What follows belongs to an exercise in optimizing a design on an open flow for small area, a short achievable clock period and few clock cycles per item; a production flow would make more cautious choices. Only simulation tests tie the RTL to the original design; equivalence was not proved. Not every run is shown, and edits may drop behaviour that the tests do not exercise.

run_1/registers.png
Drawn at 1 px/um. Other sequential cells in the stronger gray, the rest of the logic in the fainter gray.
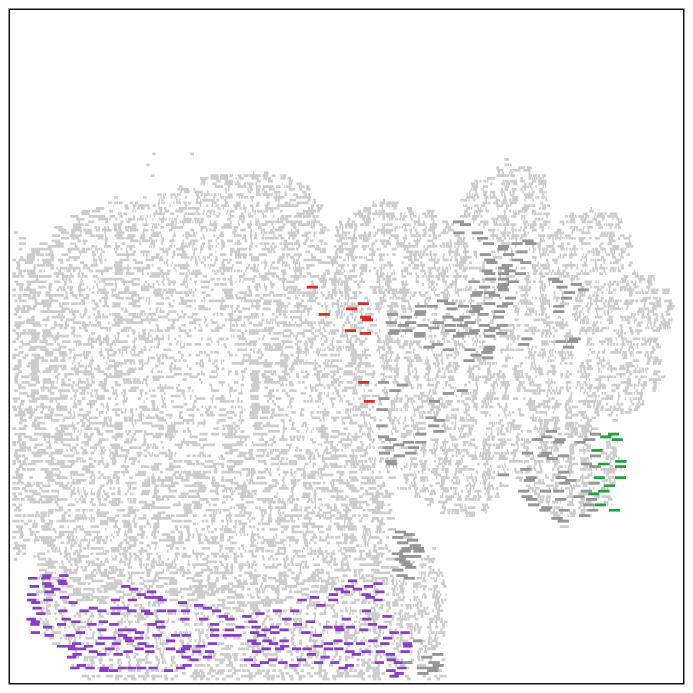
run_1/met3.png
Drawn at 1 px/um.
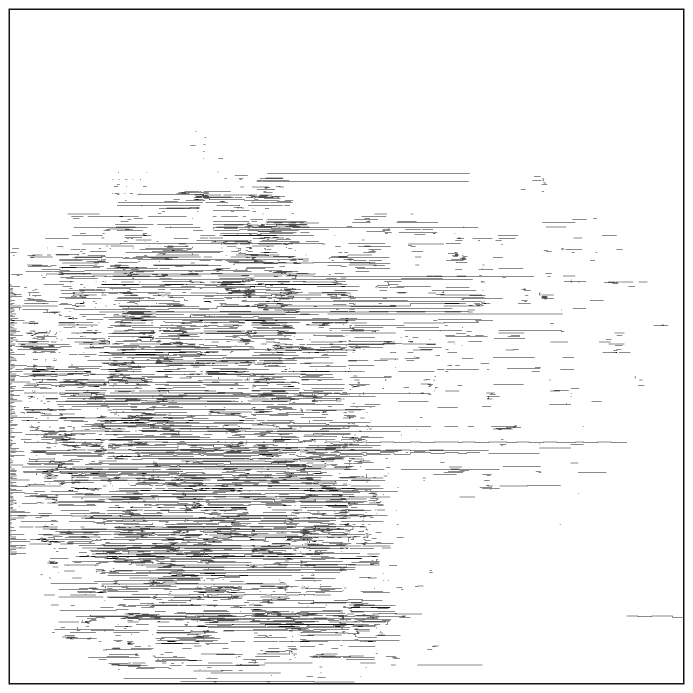
run_1/final_congestion.png
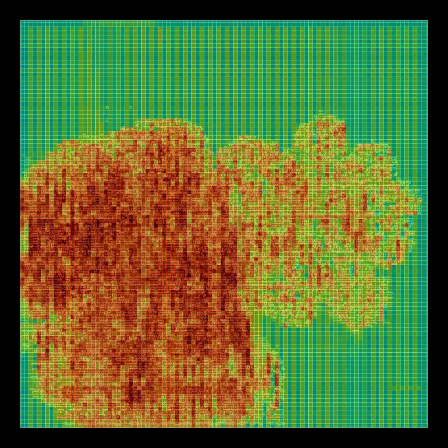
### design/flow/run.sh
#!/bin/bash
# synth_recipe.tcl (not shown) runs the flow's synth.tcl, then flattens the netlist and writes it again
# the make line also repeats each setting of config.mk as NAME=value (left out here)
make -C /OpenROAD-flow-scripts/flow DESIGN_CONFIG=/design/flow/config.mk WORK_HOME=/design/flow/orfs CLKGATE_MAP_FILE= SYNTH_SCRIPT=/design/flow/synth_recipe.tcl finish
### design/flow/config.mk
export PLATFORM = sky130hd
export DESIGN_NAME = aiGo
export DESIGN_NICKNAME = aiGo
export VERILOG_FILES = /design/flow/design.v
export SDC_FILE = /design/flow/constraint.sdc
export NUM_CORES = 4
export LEC_CHECK = 0
export CAP_MARGIN = 20
export CORE_MARGIN = 2
export CORE_UTILIZATION = 22
export PLACE_DENSITY = 0.45
export SLEW_MARGIN = 20
### design/flow/constraint.sdc
create_clock -name core_clock -period 14.0 [get_ports {clk}]
set_input_delay 2.8000 -clock core_clock [delete_from_list [all_inputs] [get_ports {clk}]]
set_output_delay 2.8000 -clock core_clock [all_outputs]
set_load 0.01 [all_outputs]
### design/flow/design.v
`timescale 1ns / 1ps
module evaluate(input wire [2:0]state,output reg [31:0]score);
integer i;
always @ (*)
begin
	for(i=0;i<32;i=i+1)
	begin
		if(state==7&&i==25)score[i]<=1;
		else if(state==6&&i==20)score[i]<=1;
		else if(state==5&&i==17)score[i]<=1;
		else if(state==4&&(i==16||i==17))score[i]<=1;
		else if(state==3&&i==15)score[i]<=1;
		else if(state==2&&i==13)score[i]<=1;
		else if(state==1&&i==12)score[i]<=1;
		else score[i]<=0;
	end
end
endmodule
`timescale 1ns / 1ps
module judgeChessForm(input wire clk,input wire	[8:0]A,input wire [8:0]B,output wire [2:0]typeOut);
integer cnt,addLeft,addRight,zeroLeft,zeroRight,zeroComplementLeft,zeroComplementRight,mark;
integer i;
reg [2:0] form;
reg [2:0] realType;
assign typeOut=realType;
always @ (*)
begin
	form=0;
	cnt=1;
	addLeft=0;
	addRight=0;
	zeroLeft=0;
	zeroRight=0;
	zeroComplementLeft=0;
	zeroComplementRight=0;
	mark=0;
	for(i=3;i>=0;i=i-1)
	begin
		if(mark==0)
			begin
				if(A[i]==0)
					begin
						if(B[i]==0)
							begin
								mark=1;
								zeroLeft=1;
							end
						else mark=3;
					end
				else cnt=cnt+1;
			end
		else if(mark==1)
			begin
				if(A[i]==0&&B[i]==0)zeroLeft=zeroLeft+1;
				else if(A[i]==1)
					begin
						addLeft=1;
						mark=2;
					end
				else mark=3;
			end
		else if(mark==2)
			begin
				if(A[i]==1)addLeft=addLeft+1;				
				else 
					begin
						if(B[i]==0)
							begin
								zeroComplementLeft=1;
								mark=4;
							end
						else mark=3;
					end
			end
		else if(mark==4)
			begin
				if(A[i]==0&&B[i]==0)zeroComplementLeft=zeroComplementLeft+1;
				else mark=3;
			end
	end
	mark=0;
	for(i=5;i<=8;i=i+1)
	begin
		if(mark==0)
			begin
				if(A[i]==0)
					begin
						if(B[i]==0)
							begin
								mark=1;
								zeroRight=1;
							end
						else mark=3;
					end
				else cnt=cnt+1;
			end
		else if(mark==1)
			begin
				if(A[i]==0&&B[i]==0)zeroRight=zeroRight+1;
				else if(A[i]==1)
					begin
						addRight=1;
						mark=2;
					end
				else mark=3;
			end
		else if(mark==2)
			begin
				if(A[i]==1)addRight=addRight+1;				
				else 
					begin
						if(B[i]==0)
							begin
								zeroComplementRight=1;
								mark=4;
							end
						else mark=3;
					end
			end
		else if(mark==4)
			begin
				if(A[i]==0&&B[i]==0)zeroComplementRight=zeroComplementRight+1;
				else mark=3;
			end
	end
	if(cnt>=5)form=7;
	else if(cnt==4)
		begin
			if(zeroLeft>=1&&zeroRight>=1)form=6;
			else if(zeroLeft+zeroRight>=1)form=5;
			else form=0;
		end	
	else if(cnt==3)
		begin
			if((zeroLeft==1&&addLeft>=1)||(zeroRight==1&&addRight>=1))form=5;
			else if(zeroLeft+zeroRight<=1)form=0;
			else if(zeroLeft==0||zeroRight==0)form=3;
			else if(zeroLeft+zeroRight==2)form=3;
			else if(zeroLeft+zeroRight>=3)form=4;
		end
	else if(cnt==2)
		begin
			if((zeroLeft==1&&addLeft>=2)||(zeroRight==1&&addRight>=2))form=5;
			else if(zeroLeft==1&&addLeft==1)
				begin
					if(zeroRight+zeroComplementLeft==0)form=0;
					else if(zeroRight==0||zeroComplementLeft==0)form=3;
					else if(zeroRight+zeroComplementLeft>=2)form=4;
				end
			else if(zeroRight==1&&addRight==1)
				begin
					if(zeroLeft+zeroComplementRight==0)form=0;
					else if(zeroLeft==0||zeroComplementRight==0)form=3;
					else if(zeroLeft+zeroComplementRight>=2)form=4;
				end
			else if((zeroLeft==2&&addLeft>=1)||(zeroRight==2&&addRight>=1))form=3;
			else if(zeroLeft==0||zeroRight==0)form=1;
			else if(zeroLeft+zeroRight>=4)form=2;
			else if(zeroLeft+zeroRight<3)form=0;
			else if(zeroLeft+zeroRight==3)form=1;
		end
	else if(cnt==1)
		begin
			if((zeroLeft==1&&addLeft>=3)||(zeroRight==1&&addRight>=3))form=5;
			else if(zeroLeft==1&&addLeft>=2)
				begin
					if(zeroRight+zeroComplementLeft==0)form=0;
					else if(zeroRight==0||zeroComplementLeft==0)form=3;
					else form=4;
				end
			else if(zeroRight==1&&addRight>=2)
				begin
					if(zeroLeft+zeroComplementRight==0)form=0;
					else if(zeroLeft==0||zeroComplementRight==0)form=3;
					else form=4;
				end
			else if((zeroLeft==2&&addLeft>=2)||(zeroRight==2&&addRight>=2))form=3;
			else if(zeroLeft==1&&zeroRight==1&&addLeft>=1&&addRight>=1)form=3;
			else if((A[4:0]==21&&B[4:0]==0)||(A[8:4]==21&&B[8:4]==0))form=3;
			else if(zeroLeft==1&&addLeft==1)
				begin
					if(zeroComplementLeft+zeroRight<2)form=0;
					else if(zeroComplementLeft==0||zeroRight==0)form=1;
					else if(zeroComplementLeft+zeroRight==2)form=1;
					else form=2;
				end
			else if(zeroRight==1&&addRight==1)
				begin
					if(zeroComplementRight+zeroLeft<2)form=0;
					else if(zeroComplementRight==0||zeroLeft==0)form=1;
					else if(zeroComplementRight+zeroLeft==2)form=1;
					else form=2;
				end
			else if(zeroLeft==2&&addLeft==1)
				begin
					if(zeroComplementLeft+zeroRight==0)form=0;
					else if(zeroComplementLeft==0||zeroRight==0)form=1;
					else form=2;
				end
			else if(zeroRight==2&&addRight==1)
				begin
					if(zeroComplementRight+zeroLeft==0)form=0;
					else if(zeroComplementRight==0||zeroLeft==0)form=1;
					else form=2;
				end
			else if((zeroLeft==3&&addLeft==1)||(zeroRight==3&&addRight==1))form=1;
			else form=0;
		end
	realType=form;
end
endmodule
`timescale 1ns / 1ps
module aiGo(reset,clk,humanIn,enable,AIOut,finish,x,y); 
input wire clk,enable;
input wire reset;
input wire [224:0] humanIn; 
output wire [224:0] AIOut;
output wire finish;
output reg[3:0]x,y;
reg isFinished;
reg [224:0]AI;
reg [9:0] target;
reg empty;
reg [9:0] humanPos;
reg [9:0] aiPos;
reg state;
reg [31:0] maxAi,maxHm,maxHmForAi,maxAiForHm;
reg [31:0] sumAi,sumHm;
reg [8:0] aAi,aHm,bAi,bHm,cAi,cHm,dAi,dHm,aAit,aHmt,bAit,bHmt,cAit,cHmt,dAit,dHmt;
wire [2:0] aTypeAi,aTypeHm,bTypeAi,bTypeHm,cTypeAi,cTypeHm,dTypeAi,dTypeHm;
wire [31:0] aValueAi,aValueHm,bValueAi,bValueHm,cValueAi,cValueHm,dValueAi,dValueHm;
reg firstIn;
reg firstValid;
reg jgClk;
assign AIOut[224:0]=AI[224:0];
assign finish=isFinished;
judgeChessForm aAiJudge(jgClk,aAi,aHmt,aTypeAi);
judgeChessForm aHmJudge(jgClk,aHm,aAit,aTypeHm);
judgeChessForm bAiJudge(jgClk,bAi,bHmt,bTypeAi);
judgeChessForm bHmJudge(jgClk,bHm,bAit,bTypeHm);
judgeChessForm cAiJudge(jgClk,cAi,cHmt,cTypeAi);
judgeChessForm cHmJudge(jgClk,cHm,cAit,cTypeHm);
judgeChessForm dAiJudge(jgClk,dAi,dHmt,dTypeAi);
judgeChessForm dHmJudge(jgClk,dHm,dAit,dTypeHm);
evaluate aAiEva(aTypeAi,aValueAi);
evaluate aHmEva(aTypeHm,aValueHm);
evaluate bAiEva(bTypeAi,bValueAi);
evaluate bHmEva(bTypeHm,bValueHm);
evaluate cAiEva(cTypeAi,cValueAi);
evaluate cHmEva(cTypeHm,cValueHm);
evaluate dAiEva(dTypeAi,dValueAi);
evaluate dHmEva(dTypeHm,dValueHm);
integer row,col;
integer i,j,k;
always @(posedge clk or negedge reset)
begin
	if(!reset)
		begin 
			firstIn<=1;
			AI<=0;
			AI[112]<=1;
			isFinished<=0;
		end 
	else if(enable)
		begin 
			if(firstIn==1)
				begin 
					x<=7;
					y<=7;
					isFinished<=1;
					firstIn<=0;
				end 
			else
				begin 
					if(isFinished)
						begin
							target<=0;
							isFinished<=0;
							state<=0;
							firstValid<=1;
							jgClk<=0;
						end
					else
						begin 
							if(state==0)
								begin 
									if(target==225)
										begin
											if(maxAi>maxHm)
												begin
													AI[aiPos]<=1;
													x<=aiPos/15;
													y<=aiPos%15;
												end
											else
												begin
													AI[humanPos]<=1;
													x<=humanPos/15;
													y<=humanPos%15;
												end
											 isFinished<=1;
											 target<=0;
										end
									else 
										begin 
											empty<=0;
											if(humanIn[target]==0&&AI[target]==0)
												begin 
													empty<=1;
													row=target/15;
													col=target%15;
														for(i=-4;i<=4;i=i+1)
														if(col+i<0||col+i>14)
															begin
																aHmt[i+4]<=1;
																aAit[i+4]<=1;
																aHm[i+4]<=0;
																aAi[i+4]<=0;
															end
														else 
															begin
																if(i==0)
																	begin
																		aHm[i+4]<=1;
																		aAi[i+4]<=1;
																		aHmt[i+4]<=0;
																		aAit[i+4]<=0;
																	end
																else
																	begin
																		aHm[i+4]<=humanIn[target+i];
																		aHmt[i+4]<=humanIn[target+i];
																		aAi[i+4]<=AI[target+i];
																		aAit[i+4]<=AI[target+i];
																	end
															end
														for(i=-4;i<=4;i=i+1)
														if(row+i<0||row+i>14)
															begin
																bHmt[i+4]<=1;
																bAit[i+4]<=1;
																bHm[i+4]<=0;
																bAi[i+4]<=0;
															end
														else 
															begin
																if(i==0)
																	begin
																		bHm[i+4]<=1;
																		bAi[i+4]<=1;
																		bHmt[i+4]<=0;
																		bAit[i+4]<=0;
																	end
																else
																	begin
																		bHm[i+4]<=humanIn[target+i*15];
																		bHmt[i+4]<=humanIn[target+i*15];
																		bAi[i+4]<=AI[target+i*15];
																		bAit[i+4]<=AI[target+i*15];
																	end
															end
														for(i=-4;i<=4;i=i+1)
														if(row+i<0||row+i>14||col+i<0||col+i>14)
															begin
																cHmt[i+4]<=1;
																cAit[i+4]<=1;
																cHm[i+4]<=0;
																cAi[i+4]<=0;
															end
														else 
															begin
																if(i==0)
																	begin
																		cHm[i+4]<=1;
																		cAi[i+4]<=1;
																		cHmt[i+4]<=0;
																		cAit[i+4]<=0;
																	end
																else
																	begin
																		cHm[i+4]<=humanIn[target+i*15+i];
																		cHmt[i+4]<=humanIn[target+i*15+i];
																		cAi[i+4]<=AI[target+i*15+i];
																		cAit[i+4]<=AI[target+i*15+i];
																	end
															end
														for(i=-4;i<=4;i=i+1)
														if(row+i<0||row+i>14||col-i<0||col-i>14)
															begin
																dHmt[i+4]<=1;
																dAit[i+4]<=1;
																dHm[i+4]<=0;
																dAi[i+4]<=0;
															end
														else 
															begin
																if(i==0)
																	begin
																		dHm[i+4]<=1;
																		dAi[i+4]<=1;
																		dHmt[i+4]<=0;
																		dAit[i+4]<=0;
																	end
																else
																	begin
																		dHm[i+4]<=humanIn[target+i*15-i];
																		dHmt[i+4]<=humanIn[target+i*15-i];
																		dAi[i+4]<=AI[target+i*15-i];
																		dAit[i+4]<=AI[target+i*15-i];
																	end
															end
														jgClk<=1;
												end 
												state<=~state;
												target<=target+1;
										end 
									end 
								else 
									begin 
										if(empty==1)
												begin
													sumAi=aValueAi+bValueAi+cValueAi+dValueAi;
													sumHm=aValueHm+bValueHm+cValueHm+dValueHm;
													if(firstValid)
														begin
															maxAi<=sumAi;
															maxAiForHm<=sumAi;
															maxHm<=sumHm;
															maxHmForAi<=sumHm;
															aiPos<=target-1;
															humanPos<=target-1;
															firstValid<=0;
														end
													else 
														begin
															if(sumAi>maxAi||(sumAi==maxAi&&sumHm>maxHmForAi))
																begin
																	maxAi<=sumAi;
																	maxHmForAi<=sumHm;
																	aiPos<=target-1;
																end
															if(sumHm>maxHm||(sumHm==maxHm&&sumAi>maxAiForHm))
																begin
																	maxHm<=sumHm;
																	maxAiForHm<=sumAi;
																	humanPos<=target-1;
																end
														end
												end
												jgClk<=0;
												state<=~state;
									end 
						end 
				end 
		end 
end
endmodule 
==> results.txt, run 1 <==
status finished clean; critical path's slowest cell o311ai_2; synthesized cell area 0.09845 sq mm; Post-Place Cells 17870; number of H-tree levels 2; clock latency (worst-skew pair) 0.74 ns; fmax 0.08611 GHz; EDFF count, synth 231; Final Hold Fails 0; Async SR Flop Fraction 0.4956; worst hold stages 1; fin area 0.1141 sq mm; post-detail-place hpwl 480000 um; Syn Inst Count 11830; top cells by area, synth mux4_2 22%, edfxtp_1 7.0%, mux2i_1 5.8%; r2r startpoint target[2]; mux cell area share after synthesis 0.3006; class of the worst hold path flip-flop to flip-flop; Worst Tran Pin Value 1.337 ns; setup_tns 0 ns; layout cell share with drive strength beyond 1 0.1738; initial core utilization 0.2210; Die H 673.0 um; Clock Pin Slew Worst Setup and Hold Paths 0.07 ns; initial antenna violation count 99; Avg Cell Area, Syn 8.321 sq um; DR vias/cell 6.112; Die W 673.0 um; Setup crit start target[2]; Top Layer Used met5; Crit Path Class flip-flop to flip-flop; met3 WL post-DR 73050 um; Post-Synth Adder-Cell Area 0.06306; clk buf depth 3; TritonCTS clock tree done; post-CTS sizing 0; nets 12700; PortBufs 461; R2R setup slack 2.39 ns
Testbench counts for the RTL of run 1, summed over its fixed seeds: cycles 650,912, moves 1,472.
About registers.png:
`AI` -> purple  # flops 225
`maxHmForAi` -> green  # flops 14
`target` -> red  # flops 10, where middle
not colored = 209
fin util: 0.2561

About met3.png:
main direction = horizontal
share of all routed wire = 12%
nets with wire on the layer = 2128
longest straight run = 360 um
wire length on this layer = 73.0 mm
Total Wirelength: 611900 um
met3 usage: 0.08701
via count: 110200

About final_congestion.png:
Top Usage Layer GRT: met2
wire per inst: 33.93 um
Global Route met2 Usage: 0.3769
gr usage total: 0.2579
met1 usage: 0.3255

==> run 1: worst paths after layout <==
path                                end
worst min-delay path            AI[224]
max in group asynchronous       AI[217]
worst min register to register  AI[224]
worst max-delay path            cAit[3]
worst max register to register  cAit[3]
min in group asynchronous        AI[28]
==> run 1: critical path: cells and delay by family, from the launching register on <==
| family | cells | cell delay (ns) |
|---|---|---|
| AND/OR/NAND/NOR | 18 | 4.63 |
| AO/OA/AOI/OAI | 6 | 2.67 |
| adder cells (fa/ha/maj) | 4 | 1.56 |
| buffers and inverters | 7 | 1.33 |
| XOR/XNOR | 3 | 0.54 |
| flip-flops | 1 | 0.47 |
==> run 1: cell type report <==
cell class | count | area (sq um)
Inverter | 368 | 1411
Timing Repair Buffer | 957 | 8448
Fill cell | 48540 | 331300
Antenna cell | 63 | 157.7
Clock inverter | 32 | 396.6
Tap cell | 5928 | 7417
Clock buffer | 70 | 1535
Sequential cell | 458 | 12620
Multi-Input combinational cell | 10160 | 82080
==> run 1: registers in the layout (all words and copies together) (netlist names), 9 cells and up <==
register,count
maxAiForHm,14
AI,225
target,10
aiPos,10
maxHmForAi,14
bAit,9
bAi,9
cAi,9
humanPos,10
maxAi,14
maxHm,14
cAit,9
aHmt,9
aAi,9
==> run 1: cell families (layout without fill, tap and decap cells) <==
kind of cell               after synthesis  count (layout)
buffers and inverters                 1247            1427
DFF                                    458             458
adders and majority gates              469             469
other                                    1              95
and+or+nand+nor                       4257            4257
AOI/OAI and AO/OA                     3312            3312
xor gates and xnor gates               367             367
muxes                                 1721            1721
==> run 1: synth_stat cells (30+ instances only) <==
cell / number
mux2_2: 182
o21ai_0: 625
dfrtp_1: 225
ha_1: 421
nor4_1: 100
a31oi_1: 166
mux2i_1: 567
mux4_2: 969
nand4_1: 76
a22oi_1: 130
or2_2: 82
o22ai_1: 196
nor3b_1: 41
o21a_1: 43
clkbuf_1: 651
buf_1: 193
nand2b_1: 120
and3_1: 140
nor3_1: 297
xnor2_1: 250
or3_1: 73
a221oi_1: 40
o221ai_1: 42
a21o_1: 172
fa_1: 46
o31ai_1: 38
xor2_1: 113
a211oi_1: 307
nor2_1: 1092
o21bai_1: 140
a21oi_1: 827
and2_1: 245
edfxtp_1: 231
nor2b_1: 151
o211ai_1: 127
a311oi_1: 33
a2111oi_0: 30
inv_1: 363
nand2_1: 1377
nand3_1: 313
run_1/cell_classes.png
Drawn at 1 px/um.
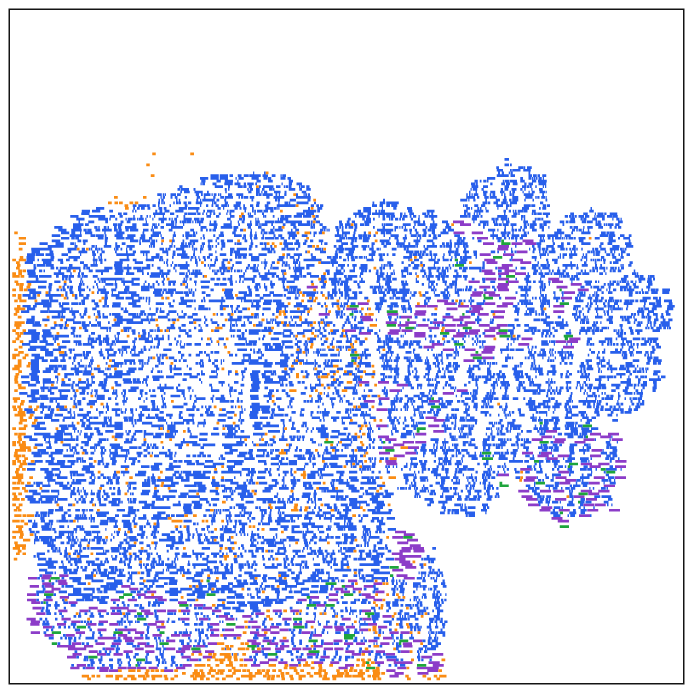

==> run 2: too many edits to list; what changed since run 1 <==
design/flow/design.v: 457 -> 3104 lines; modules unchanged: 0
  evaluate: edited, 17 -> 138 lines
  judgeChessForm: edited, 192 -> 192 lines
  aiGo: edited, 245 -> 2774 lines
==> module judgeChessForm as of run 2 <==
module judgeChessForm(input [7:0] o, input [7:0] e, output [2:0] t);
  wire new_n20, new_n21, new_n22, new_n23, new_n24, new_n25, new_n26, new_n27, new_n28, new_n29, new_n30, new_n31, new_n32, new_n33, new_n34, new_n35, new_n36, new_n37, new_n38, new_n39, new_n40, new_n41, new_n42, new_n43, new_n44, new_n45, new_n46, new_n47, new_n48, new_n49, new_n50, new_n51, new_n52, new_n53, new_n54, new_n55, new_n56, new_n57, new_n58, new_n59, new_n60, new_n61, new_n62, new_n63, new_n64, new_n65, new_n66, new_n67, new_n68, new_n69, new_n70, new_n71, new_n72, new_n73, new_n74, new_n75, new_n76, new_n77, new_n78, new_n79, new_n80, new_n81, new_n82, new_n83, new_n84, new_n85, new_n86, new_n87, new_n88, new_n89, new_n90, new_n91, new_n92, new_n93, new_n94, new_n95, new_n96, new_n97, new_n98, new_n99, new_n100, new_n101, new_n102, new_n103, new_n104, new_n105, new_n106, new_n107, new_n108, new_n109, new_n110, new_n111, new_n112, new_n113, new_n114, new_n115, new_n116, new_n117, new_n118, new_n119, new_n120, new_n121, new_n122, new_n123, new_n124, new_n125, new_n126, new_n127, new_n128, new_n129, new_n130, new_n131, new_n132, new_n133, new_n134, new_n135, new_n136, new_n137, new_n138, new_n139, new_n140, new_n141, new_n142, new_n143, new_n144, new_n145, new_n146, new_n147, new_n148, new_n149, new_n150, new_n151, new_n152, new_n153, new_n154, new_n155, new_n156, new_n157, new_n158, new_n159, new_n160, new_n161, new_n162, new_n163, new_n164, new_n165, new_n166, new_n167, new_n168, new_n169, new_n170, new_n171, new_n172, new_n173, new_n174, new_n175, new_n176, new_n177, new_n178, new_n179, new_n180, new_n181, new_n183, new_n184, new_n185, new_n186, new_n187, new_n188, new_n189, new_n190, new_n191, new_n192, new_n193, new_n194, new_n196, new_n197, new_n198, new_n199, new_n200, new_n201, new_n202, new_n203, new_n204, new_n205, new_n206, new_n207;
  assign new_n20 = ~o[3] & ~o[4];
  assign new_n21 = ~o[1] & e[1];
  assign new_n22 = ~o[3] & e[2];
  assign new_n23 = ~new_n21 & ~new_n22;
  assign new_n24 = ~o[2] & ~new_n23;
  assign new_n25 = ~o[3] & ~e[3];
  assign new_n26 = ~o[2] & ~e[2];
  assign new_n27 = ~new_n25 & ~new_n26;
  assign new_n28 = o[0] & e[1];
  assign new_n29 = o[2] & ~o[3];
  assign new_n30 = ~o[1] & ~new_n29;
  assign new_n31 = ~new_n28 & new_n30;
  assign new_n32 = new_n27 & ~new_n31;
  assign new_n33 = ~new_n24 & new_n32;
  assign new_n34 = o[7] & e[6];
  assign new_n35 = ~o[6] & ~new_n34;
  assign new_n36 = o[4] & o[5];
  assign new_n37 = ~new_n35 & new_n36;
  assign new_n38 = o[4] & e[5];
  assign new_n39 = o[6] & new_n38;
  assign new_n40 = ~o[4] & e[4];
  assign new_n41 = o[5] & new_n40;
  assign new_n42 = ~new_n39 & ~new_n41;
  assign new_n43 = ~new_n37 & new_n42;
  assign new_n44 = ~new_n28 & new_n43;
  assign new_n45 = new_n33 & ~new_n44;
  assign new_n46 = e[4] & e[5];
  assign new_n47 = o[6] & new_n46;
  assign new_n48 = o[7] & new_n47;
  assign new_n49 = o[5] & e[4];
  assign new_n50 = ~new_n35 & new_n49;
  assign new_n51 = o[0] & e[2];
  assign new_n52 = ~o[2] & ~new_n51;
  assign new_n53 = o[1] & e[3];
  assign new_n54 = ~new_n52 & new_n53;
  assign new_n55 = ~new_n50 & ~new_n54;
  assign new_n56 = ~new_n48 & new_n55;
  assign new_n57 = ~new_n45 & new_n56;
  assign new_n58 = o[1] & e[0];
  assign new_n59 = ~new_n21 & ~new_n58;
  assign new_n60 = ~new_n36 & ~new_n38;
  assign new_n61 = o[6] & e[7];
  assign new_n62 = ~o[6] & e[6];
  assign new_n63 = ~new_n61 & ~new_n62;
  assign new_n64 = o[5] & new_n63;
  assign new_n65 = ~new_n60 & ~new_n64;
  assign new_n66 = ~new_n40 & ~new_n65;
  assign new_n67 = ~new_n59 & ~new_n66;
  assign new_n68 = new_n59 & new_n66;
  assign new_n69 = ~new_n67 & ~new_n68;
  assign new_n70 = o[2] & new_n53;
  assign new_n71 = ~new_n69 & new_n70;
  assign new_n72 = o[2] & o[3];
  assign new_n73 = new_n59 & new_n72;
  assign new_n74 = ~o[3] & e[3];
  assign new_n75 = ~new_n27 & ~new_n74;
  assign new_n76 = ~new_n73 & ~new_n75;
  assign new_n77 = ~new_n63 & new_n76;
  assign new_n78 = new_n63 & ~new_n76;
  assign new_n79 = ~new_n77 & ~new_n78;
  assign new_n80 = ~new_n43 & ~new_n79;
  assign new_n81 = o[6] & ~new_n70;
  assign new_n82 = new_n80 & new_n81;
  assign new_n83 = ~new_n71 & ~new_n82;
  assign new_n84 = ~new_n57 & new_n83;
  assign new_n85 = e[7] & ~new_n76;
  assign new_n86 = ~e[7] & new_n76;
  assign new_n87 = ~new_n85 & ~new_n86;
  assign new_n88 = o[6] & ~new_n87;
  assign new_n89 = ~new_n27 & ~new_n87;
  assign new_n90 = e[6] & ~new_n89;
  assign new_n91 = ~e[6] & ~new_n27;
  assign new_n92 = ~new_n90 & ~new_n91;
  assign new_n93 = ~new_n43 & ~new_n92;
  assign new_n94 = ~o[3] & new_n21;
  assign new_n95 = new_n24 & ~new_n94;
  assign new_n96 = new_n76 & ~new_n95;
  assign new_n97 = new_n32 & ~new_n96;
  assign new_n98 = ~new_n33 & new_n47;
  assign new_n99 = ~new_n97 & new_n98;
  assign new_n100 = ~new_n93 & ~new_n99;
  assign new_n101 = ~new_n88 & ~new_n100;
  assign new_n102 = new_n43 & new_n97;
  assign new_n103 = e[0] & e[1];
  assign new_n104 = ~new_n46 & ~new_n103;
  assign new_n105 = ~o[4] & ~new_n104;
  assign new_n106 = o[5] & ~e[7];
  assign new_n107 = e[6] & ~new_n106;
  assign new_n108 = ~new_n60 & new_n107;
  assign new_n109 = ~new_n105 & ~new_n108;
  assign new_n110 = new_n33 & ~new_n109;
  assign new_n111 = ~new_n102 & ~new_n110;
  assign new_n112 = ~new_n69 & ~new_n111;
  assign new_n113 = ~new_n101 & ~new_n112;
  assign new_n114 = new_n33 & ~new_n67;
  assign new_n115 = new_n111 & new_n114;
  assign new_n116 = ~new_n35 & new_n46;
  assign new_n117 = ~new_n49 & ~new_n116;
  assign new_n118 = ~new_n32 & new_n117;
  assign new_n119 = new_n57 & ~new_n118;
  assign new_n120 = ~new_n115 & new_n119;
  assign new_n121 = new_n113 & new_n120;
  assign new_n122 = ~new_n84 & ~new_n121;
  assign new_n123 = new_n20 & ~new_n122;
  assign new_n124 = o[3] & ~e[1];
  assign new_n125 = e[2] & ~new_n25;
  assign new_n126 = ~new_n124 & new_n125;
  assign new_n127 = ~new_n109 & new_n126;
  assign new_n128 = new_n92 & ~new_n109;
  assign new_n129 = new_n96 & ~new_n128;
  assign new_n130 = ~new_n127 & ~new_n129;
  assign new_n131 = ~new_n38 & ~new_n40;
  assign new_n132 = ~new_n130 & ~new_n131;
  assign new_n133 = ~new_n35 & new_n38;
  assign new_n134 = ~new_n47 & ~new_n133;
  assign new_n135 = ~new_n97 & new_n134;
  assign new_n136 = ~o[5] & new_n135;
  assign new_n137 = new_n132 & new_n136;
  assign new_n138 = ~o[3] & ~o[5];
  assign new_n139 = o[4] & ~new_n138;
  assign new_n140 = ~new_n72 & ~new_n139;
  assign new_n141 = ~new_n20 & new_n140;
  assign new_n142 = ~new_n80 & new_n141;
  assign new_n143 = ~new_n33 & new_n142;
  assign new_n144 = ~new_n137 & new_n143;
  assign new_n145 = ~new_n66 & new_n76;
  assign new_n146 = ~o[2] & new_n126;
  assign new_n147 = new_n109 & ~new_n146;
  assign new_n148 = ~new_n145 & new_n147;
  assign new_n149 = ~o[1] & ~o[4];
  assign new_n150 = new_n72 & ~new_n149;
  assign new_n151 = ~o[3] & ~o[6];
  assign new_n152 = new_n36 & ~new_n151;
  assign new_n153 = ~new_n150 & ~new_n152;
  assign new_n154 = ~new_n140 & new_n153;
  assign new_n155 = new_n145 & ~new_n147;
  assign new_n156 = new_n154 & ~new_n155;
  assign new_n157 = ~new_n148 & new_n156;
  assign new_n158 = ~new_n20 & ~new_n36;
  assign new_n159 = ~new_n68 & new_n158;
  assign new_n160 = new_n114 & new_n159;
  assign new_n161 = ~new_n157 & ~new_n160;
  assign new_n162 = new_n66 & ~new_n76;
  assign new_n163 = ~new_n153 & ~new_n162;
  assign new_n164 = ~new_n145 & new_n163;
  assign new_n165 = ~o[3] & ~o[7];
  assign new_n166 = o[6] & ~new_n72;
  assign new_n167 = ~new_n165 & new_n166;
  assign new_n168 = ~new_n154 & ~new_n167;
  assign new_n169 = ~new_n43 & ~new_n168;
  assign new_n170 = ~o[0] & ~o[4];
  assign new_n171 = o[1] & ~new_n170;
  assign new_n172 = ~new_n36 & ~new_n171;
  assign new_n173 = new_n72 & ~new_n172;
  assign new_n174 = ~new_n169 & ~new_n173;
  assign new_n175 = ~new_n72 & new_n172;
  assign new_n176 = new_n153 & ~new_n175;
  assign new_n177 = new_n33 & new_n176;
  assign new_n178 = new_n174 & ~new_n177;
  assign new_n179 = ~new_n164 & new_n178;
  assign new_n180 = new_n161 & new_n179;
  assign new_n181 = ~new_n144 & new_n180;
  assign t[0] = ~(~new_n123 & new_n181);
  assign new_n183 = ~new_n145 & new_n174;
  assign new_n184 = ~new_n153 & ~new_n183;
  assign new_n185 = new_n40 & new_n76;
  assign new_n186 = ~new_n83 & new_n185;
  assign new_n187 = ~new_n43 & new_n77;
  assign new_n188 = ~new_n33 & ~new_n187;
  assign new_n189 = ~new_n20 & ~new_n114;
  assign new_n190 = ~new_n188 & new_n189;
  assign new_n191 = ~new_n140 & new_n155;
  assign new_n192 = ~new_n163 & new_n178;
  assign new_n193 = ~new_n191 & new_n192;
  assign new_n194 = ~new_n190 & new_n193;
  assign t[2] = ~(~new_n186 & new_n194);
  assign new_n196 = new_n132 & ~new_n147;
  assign new_n197 = ~new_n49 & new_n135;
  assign new_n198 = ~new_n196 & new_n197;
  assign new_n199 = new_n142 & ~new_n198;
  assign new_n200 = ~new_n66 & ~new_n111;
  assign new_n201 = ~new_n113 & new_n200;
  assign new_n202 = new_n77 & ~new_n100;
  assign new_n203 = ~new_n84 & new_n161;
  assign new_n204 = ~new_n202 & new_n203;
  assign new_n205 = ~new_n201 & new_n204;
  assign new_n206 = ~new_n199 & new_n205;
  assign new_n207 = ~t[2] & ~new_n206;
  assign t[1] = ~(~new_n184 & ~new_n207);
endmodule
==> design/flow/flow/run.sh (new file) <==
#!/bin/bash
# Layout flow: the standard ORFS flow (standard.sh) with two changes.
#  1. Synthesis is the standard flow's synthesis script unchanged, except that Yosys's final
#     technology mapping call (abc) uses flow/abc.script, an area-oriented ABC
#     script, in place of ORFS's. Registers are untouched: abc maps only the
#     combinational logic, after dfflibmap.
#  2. Timing repair (repair_timing, in floorplan, CTS and global routing) aims
#     for SETUP_SLACK_MARGIN ns of setup slack at the design's clock period.
# The SDC, the clock period and every other setting are the standard flow's.
# Each tool's full output: orfs/logs/... (per ORFS step) and flow_make.log here.
set -euo pipefail
W=$(pwd)
MARGIN=$(cat "$W/flow/margin.txt")
{
  echo 'proc abc {args} {'
  echo '  set i [lsearch -exact $args -script]'
  echo "  if {\$i >= 0} { lset args [expr {\$i + 1}] {$W/flow/abc.script} }"
  echo '  yosys abc {*}$args'
  echo '}'
  cat "$W/synth_recipe.tcl"
} > "$W/flow_synth.tcl"
bash "$W/standard.sh" SYNTH_SCRIPT="$W/flow_synth.tcl" SETUP_SLACK_MARGIN="$MARGIN" finish > "$W/flow_make.log" 2>&1
==> design/flow/flow/abc.script (new file) <==
strash
dch -f
amap
topo
==> design/flow/flow/margin.txt (new file) <==
8
==> design/flow/standard.sh (new file) <==
#!/bin/bash
# synth_recipe.tcl (not shown) runs the flow's synth.tcl, then flattens the netlist and writes it again
# the make line also repeats each setting of config.mk as NAME=value (left out here)
make -C /OpenROAD-flow-scripts/flow DESIGN_CONFIG=/design/flow/config.mk WORK_HOME=/design/flow/orfs CLKGATE_MAP_FILE= SYNTH_SCRIPT=/design/flow/synth_recipe.tcl "${@:-finish}"
--- a/design/flow/config.mk
+++ b/design/flow/config.mk
@@ -8,5 +8,5 @@
 export CAP_MARGIN = 20
 export CORE_MARGIN = 2
-export CORE_UTILIZATION = 22
-export PLACE_DENSITY = 0.45
+export CORE_UTILIZATION = 35
+export PLACE_DENSITY = 0.55
 export SLEW_MARGIN = 20
removed: design/flow/run.sh
run_2/cell_classes.png
Drawn at 1 px/um.
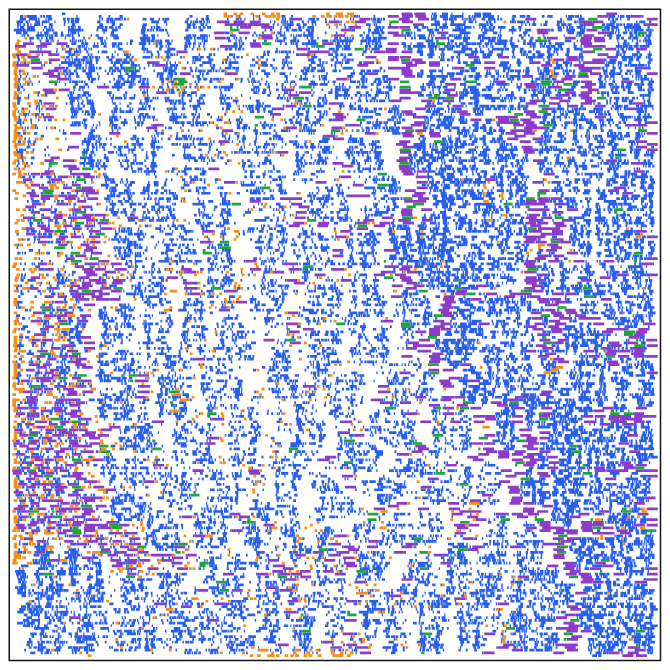
all other logic -> blue  # cells 19940, share of their area 68%
other buffers and delay cells -> orange  # cells 1204, share of their area 6.4%
flip-flops -> purple  # cells 1224, share of their area 22%
clock drivers and dummy loads -> green  # cells 312, share of their area 3.6%
CORE AREA: 0.4160 sq mm
Rows: 237
Seq area share: 0.2074

run_2/met3.png
Drawn at 1 px/um.
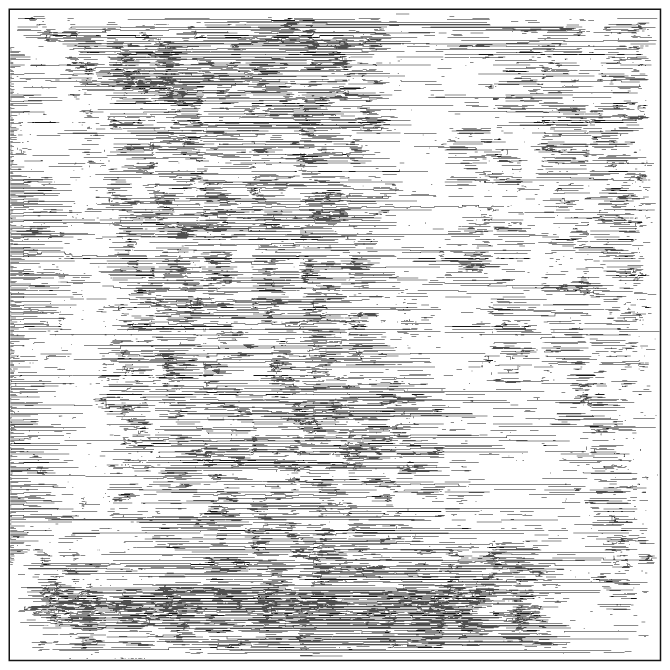
nets with wire on the layer = 4269
wire length on this layer = 153 mm
Total Wirelength: 1062000 um
via count: 192900
met3 usage: 0.2116

run_2/registers.png
Drawn at 1 px/um. Other sequential cells in the stronger gray, the rest of the logic in the fainter gray.
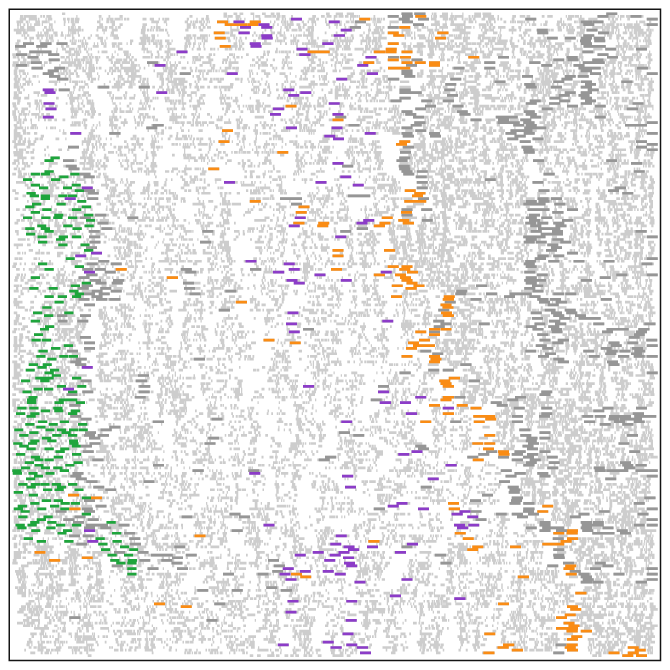
`Wh` -> purple  # flops 135
`AI` -> green  # flops 225
`kfA` -> orange  # flops 180
not colored = 684
fin util: 0.4128
FF/Latch Area: 0.03563 sq mm

==> results.txt, run 2 <==
R2R setup slack 7.69 ns (+5.30 ns); Hold Crit Endpoint prow[2]; Syn Inst Count 21180 (+79%); Die H 649.7 um (-3.5%); Final Hold Fails 0 (unchanged); Die W 649.7 um (-3.5%); top cells by area, synth edfxtp_1 21%, nor2_1 11%, clkinv_1 8.1%; TritonCTS clock tree done; status finished clean; Post-Synth Adder-Cell Area 0.08428 (+0.02121); Layout fillers 44280 (-8.8%); PortBufs 461 (unchanged); synthesized cell area 0.1459 sq mm (+48%); wire per inst 37.23 um (+9.7%); crit-path leading delay family buffers and inverters; fmax 0.1585 GHz (+84%); worst hold stages 0 (-1); Worst Tran Pin Value 1.383 ns (+0.04682 ns); initial core utilization 0.3508 (+0.1298); worst reg2reg path endpoint kfA[157]; Crit Path Class flip-flop to flip-flop; initial antenna violation count 214 (+120%); flip-flop count of the largest register after layout 225 (unchanged); r2r startpoint Wh[71]; mux cell area share after synthesis 0 (-0.3006); Async SR Flop Fraction 0.1855 (-0.3102); clock latency (worst-skew pair) 1.02 ns (+0.28 ns); most common library cells after synthesis 4372 x nor2_1, 3135 x clkinv_1, 2035 x o21ai_0, 1485 x nor3_1, 1224 x nand2_1; nets 23660 (+86%); critical path's slowest cell o21ai_4; post-detail-place hpwl 849400 um (+77%); Clock Pin Slew Worst Setup and Hold Paths 0.06 ns (about the same); layout cell share with drive strength beyond 1 0.05780 (-0.1160); class of the worst hold path flip-flop to flip-flop; clk buf depth 4 (+1); DR vias/cell 6.763 (+11%)
Testbench counts for the RTL of run 2, summed over its fixed seeds: cycles 27,392, moves 1,472.
run 2: changes by cell type in the layout (fill, tap and decap cells not counted), moves of 395 or more:
cell and delta:
mux2i_1 -551, a31oi_1 +395, clkinv_1 +3114, mux4_2 -969, nor2_1 +3274, nor3_1 +1126, o221ai_1 +395, o22ai_1 +692
o21a_1 +442, edfxtp_1 +766, o21ai_0 +1335
run 2: per-stage QoR:
stage,instances,cell area [sq um]
after floorplan,21180,146000
after global placement,27810,163500
after detailed placement,27810,163700
after CTS,28140,169800
after global routing,28400,171400
final,28530,171700
run 2: cells by family (layout without fill, tap and decap cells):
| kind of cell | after synthesis | count (layout) |
|---|---|---|
| AND/OR/NAND/NOR | 7964 | 7966 |
| AO/OA/AOI/OAI | 7945 | 7945 |
| buffers and inverters | 3158 | 4652 |
| flip-flops | 1224 | 1224 |
| adder cells (fa/ha/maj) | 893 | 893 |
| other | 0 | 353 |
run 2: area by class of cell:
type	instances	area, sq um	share of cell area
Multi-Input combinational cell	16800	100100	0.5829
Timing Repair Buffer	1204	10560	0.06147
Clock inverter	110	1349	0.007854
Inverter	3135	11860	0.06908
Tap cell	5497	6878	0.04005
Timing Repair inverter	1	5.005	0.00002914
Clock buffer	202	4478	0.02608
Sequential cell	1224	35630	0.2074
Antenna cell	353	883.3	0.005144
run 2: timing repair:
item / CTS / global route
hold buffers: 0 / 0
gates cloned: 0 / 3
pin swaps: 2 / 9
gates resized for setup: 25 / 136
endpoints found under the setup margin: 193 / 465
setup buffers: 15 / 27
run 2: how the worst max path moves through the flow:
stage,start,to,slack (ns),depth (start not counted)
4_1_cts,kfH[109],pD[86],7.98,24
2_1_floorplan,fin,bA[28],0.39,3
6_report,Wh[71],kfA[157],7.69,16
5_1_grt,kfH[3],pA[28],7.81,25
3_3_place_gp,enable,kfA[144],6.77,6
3_5_place_dp,kfA[121],pD[86],6.95,26
run 2: layer usage:
layer  GRT usage  vias up  part of all wire
met1      0.5718    92130              0.37
li1            -    82290                 -
met5    0.005207        -            0.0011
met2      0.6412    14900              0.38
met3      0.2116     3508              0.14
met4      0.4172      110              0.11

## static timing again, ports no longer ideal
Ports are ideal in the flow. The routed layouts listed here were re-timed in OpenROAD. Step 1: set_driving_cell puts a clkbuf_16 on clk and a buf_2 on each other input, an assumption about the parent block. Step 2 also shifts input and output timing later by t, the mid clock arrival at the registers, as if the neighbouring blocks saw the same clock. Three values: ideal, step 1, step 2; two values: the first two.
run | t, ns | setup WS [ns] | latest minus earliest clock arrival (ns) | pins driven straight from the clock port
run 1 | 0.822 | 2.387 / 2.387 / 2.387 | 0.035 / 0.035 | 1
run 2 | 1.095 | 7.690 / 7.690 / 7.166 | 0.113 / 0.114 | 1
After both steps setup and hold are still met in every run listed. The setup slack of run 2, which loses most, moves by 0.000 ns with the drivers and by -0.524 ns with both steps.
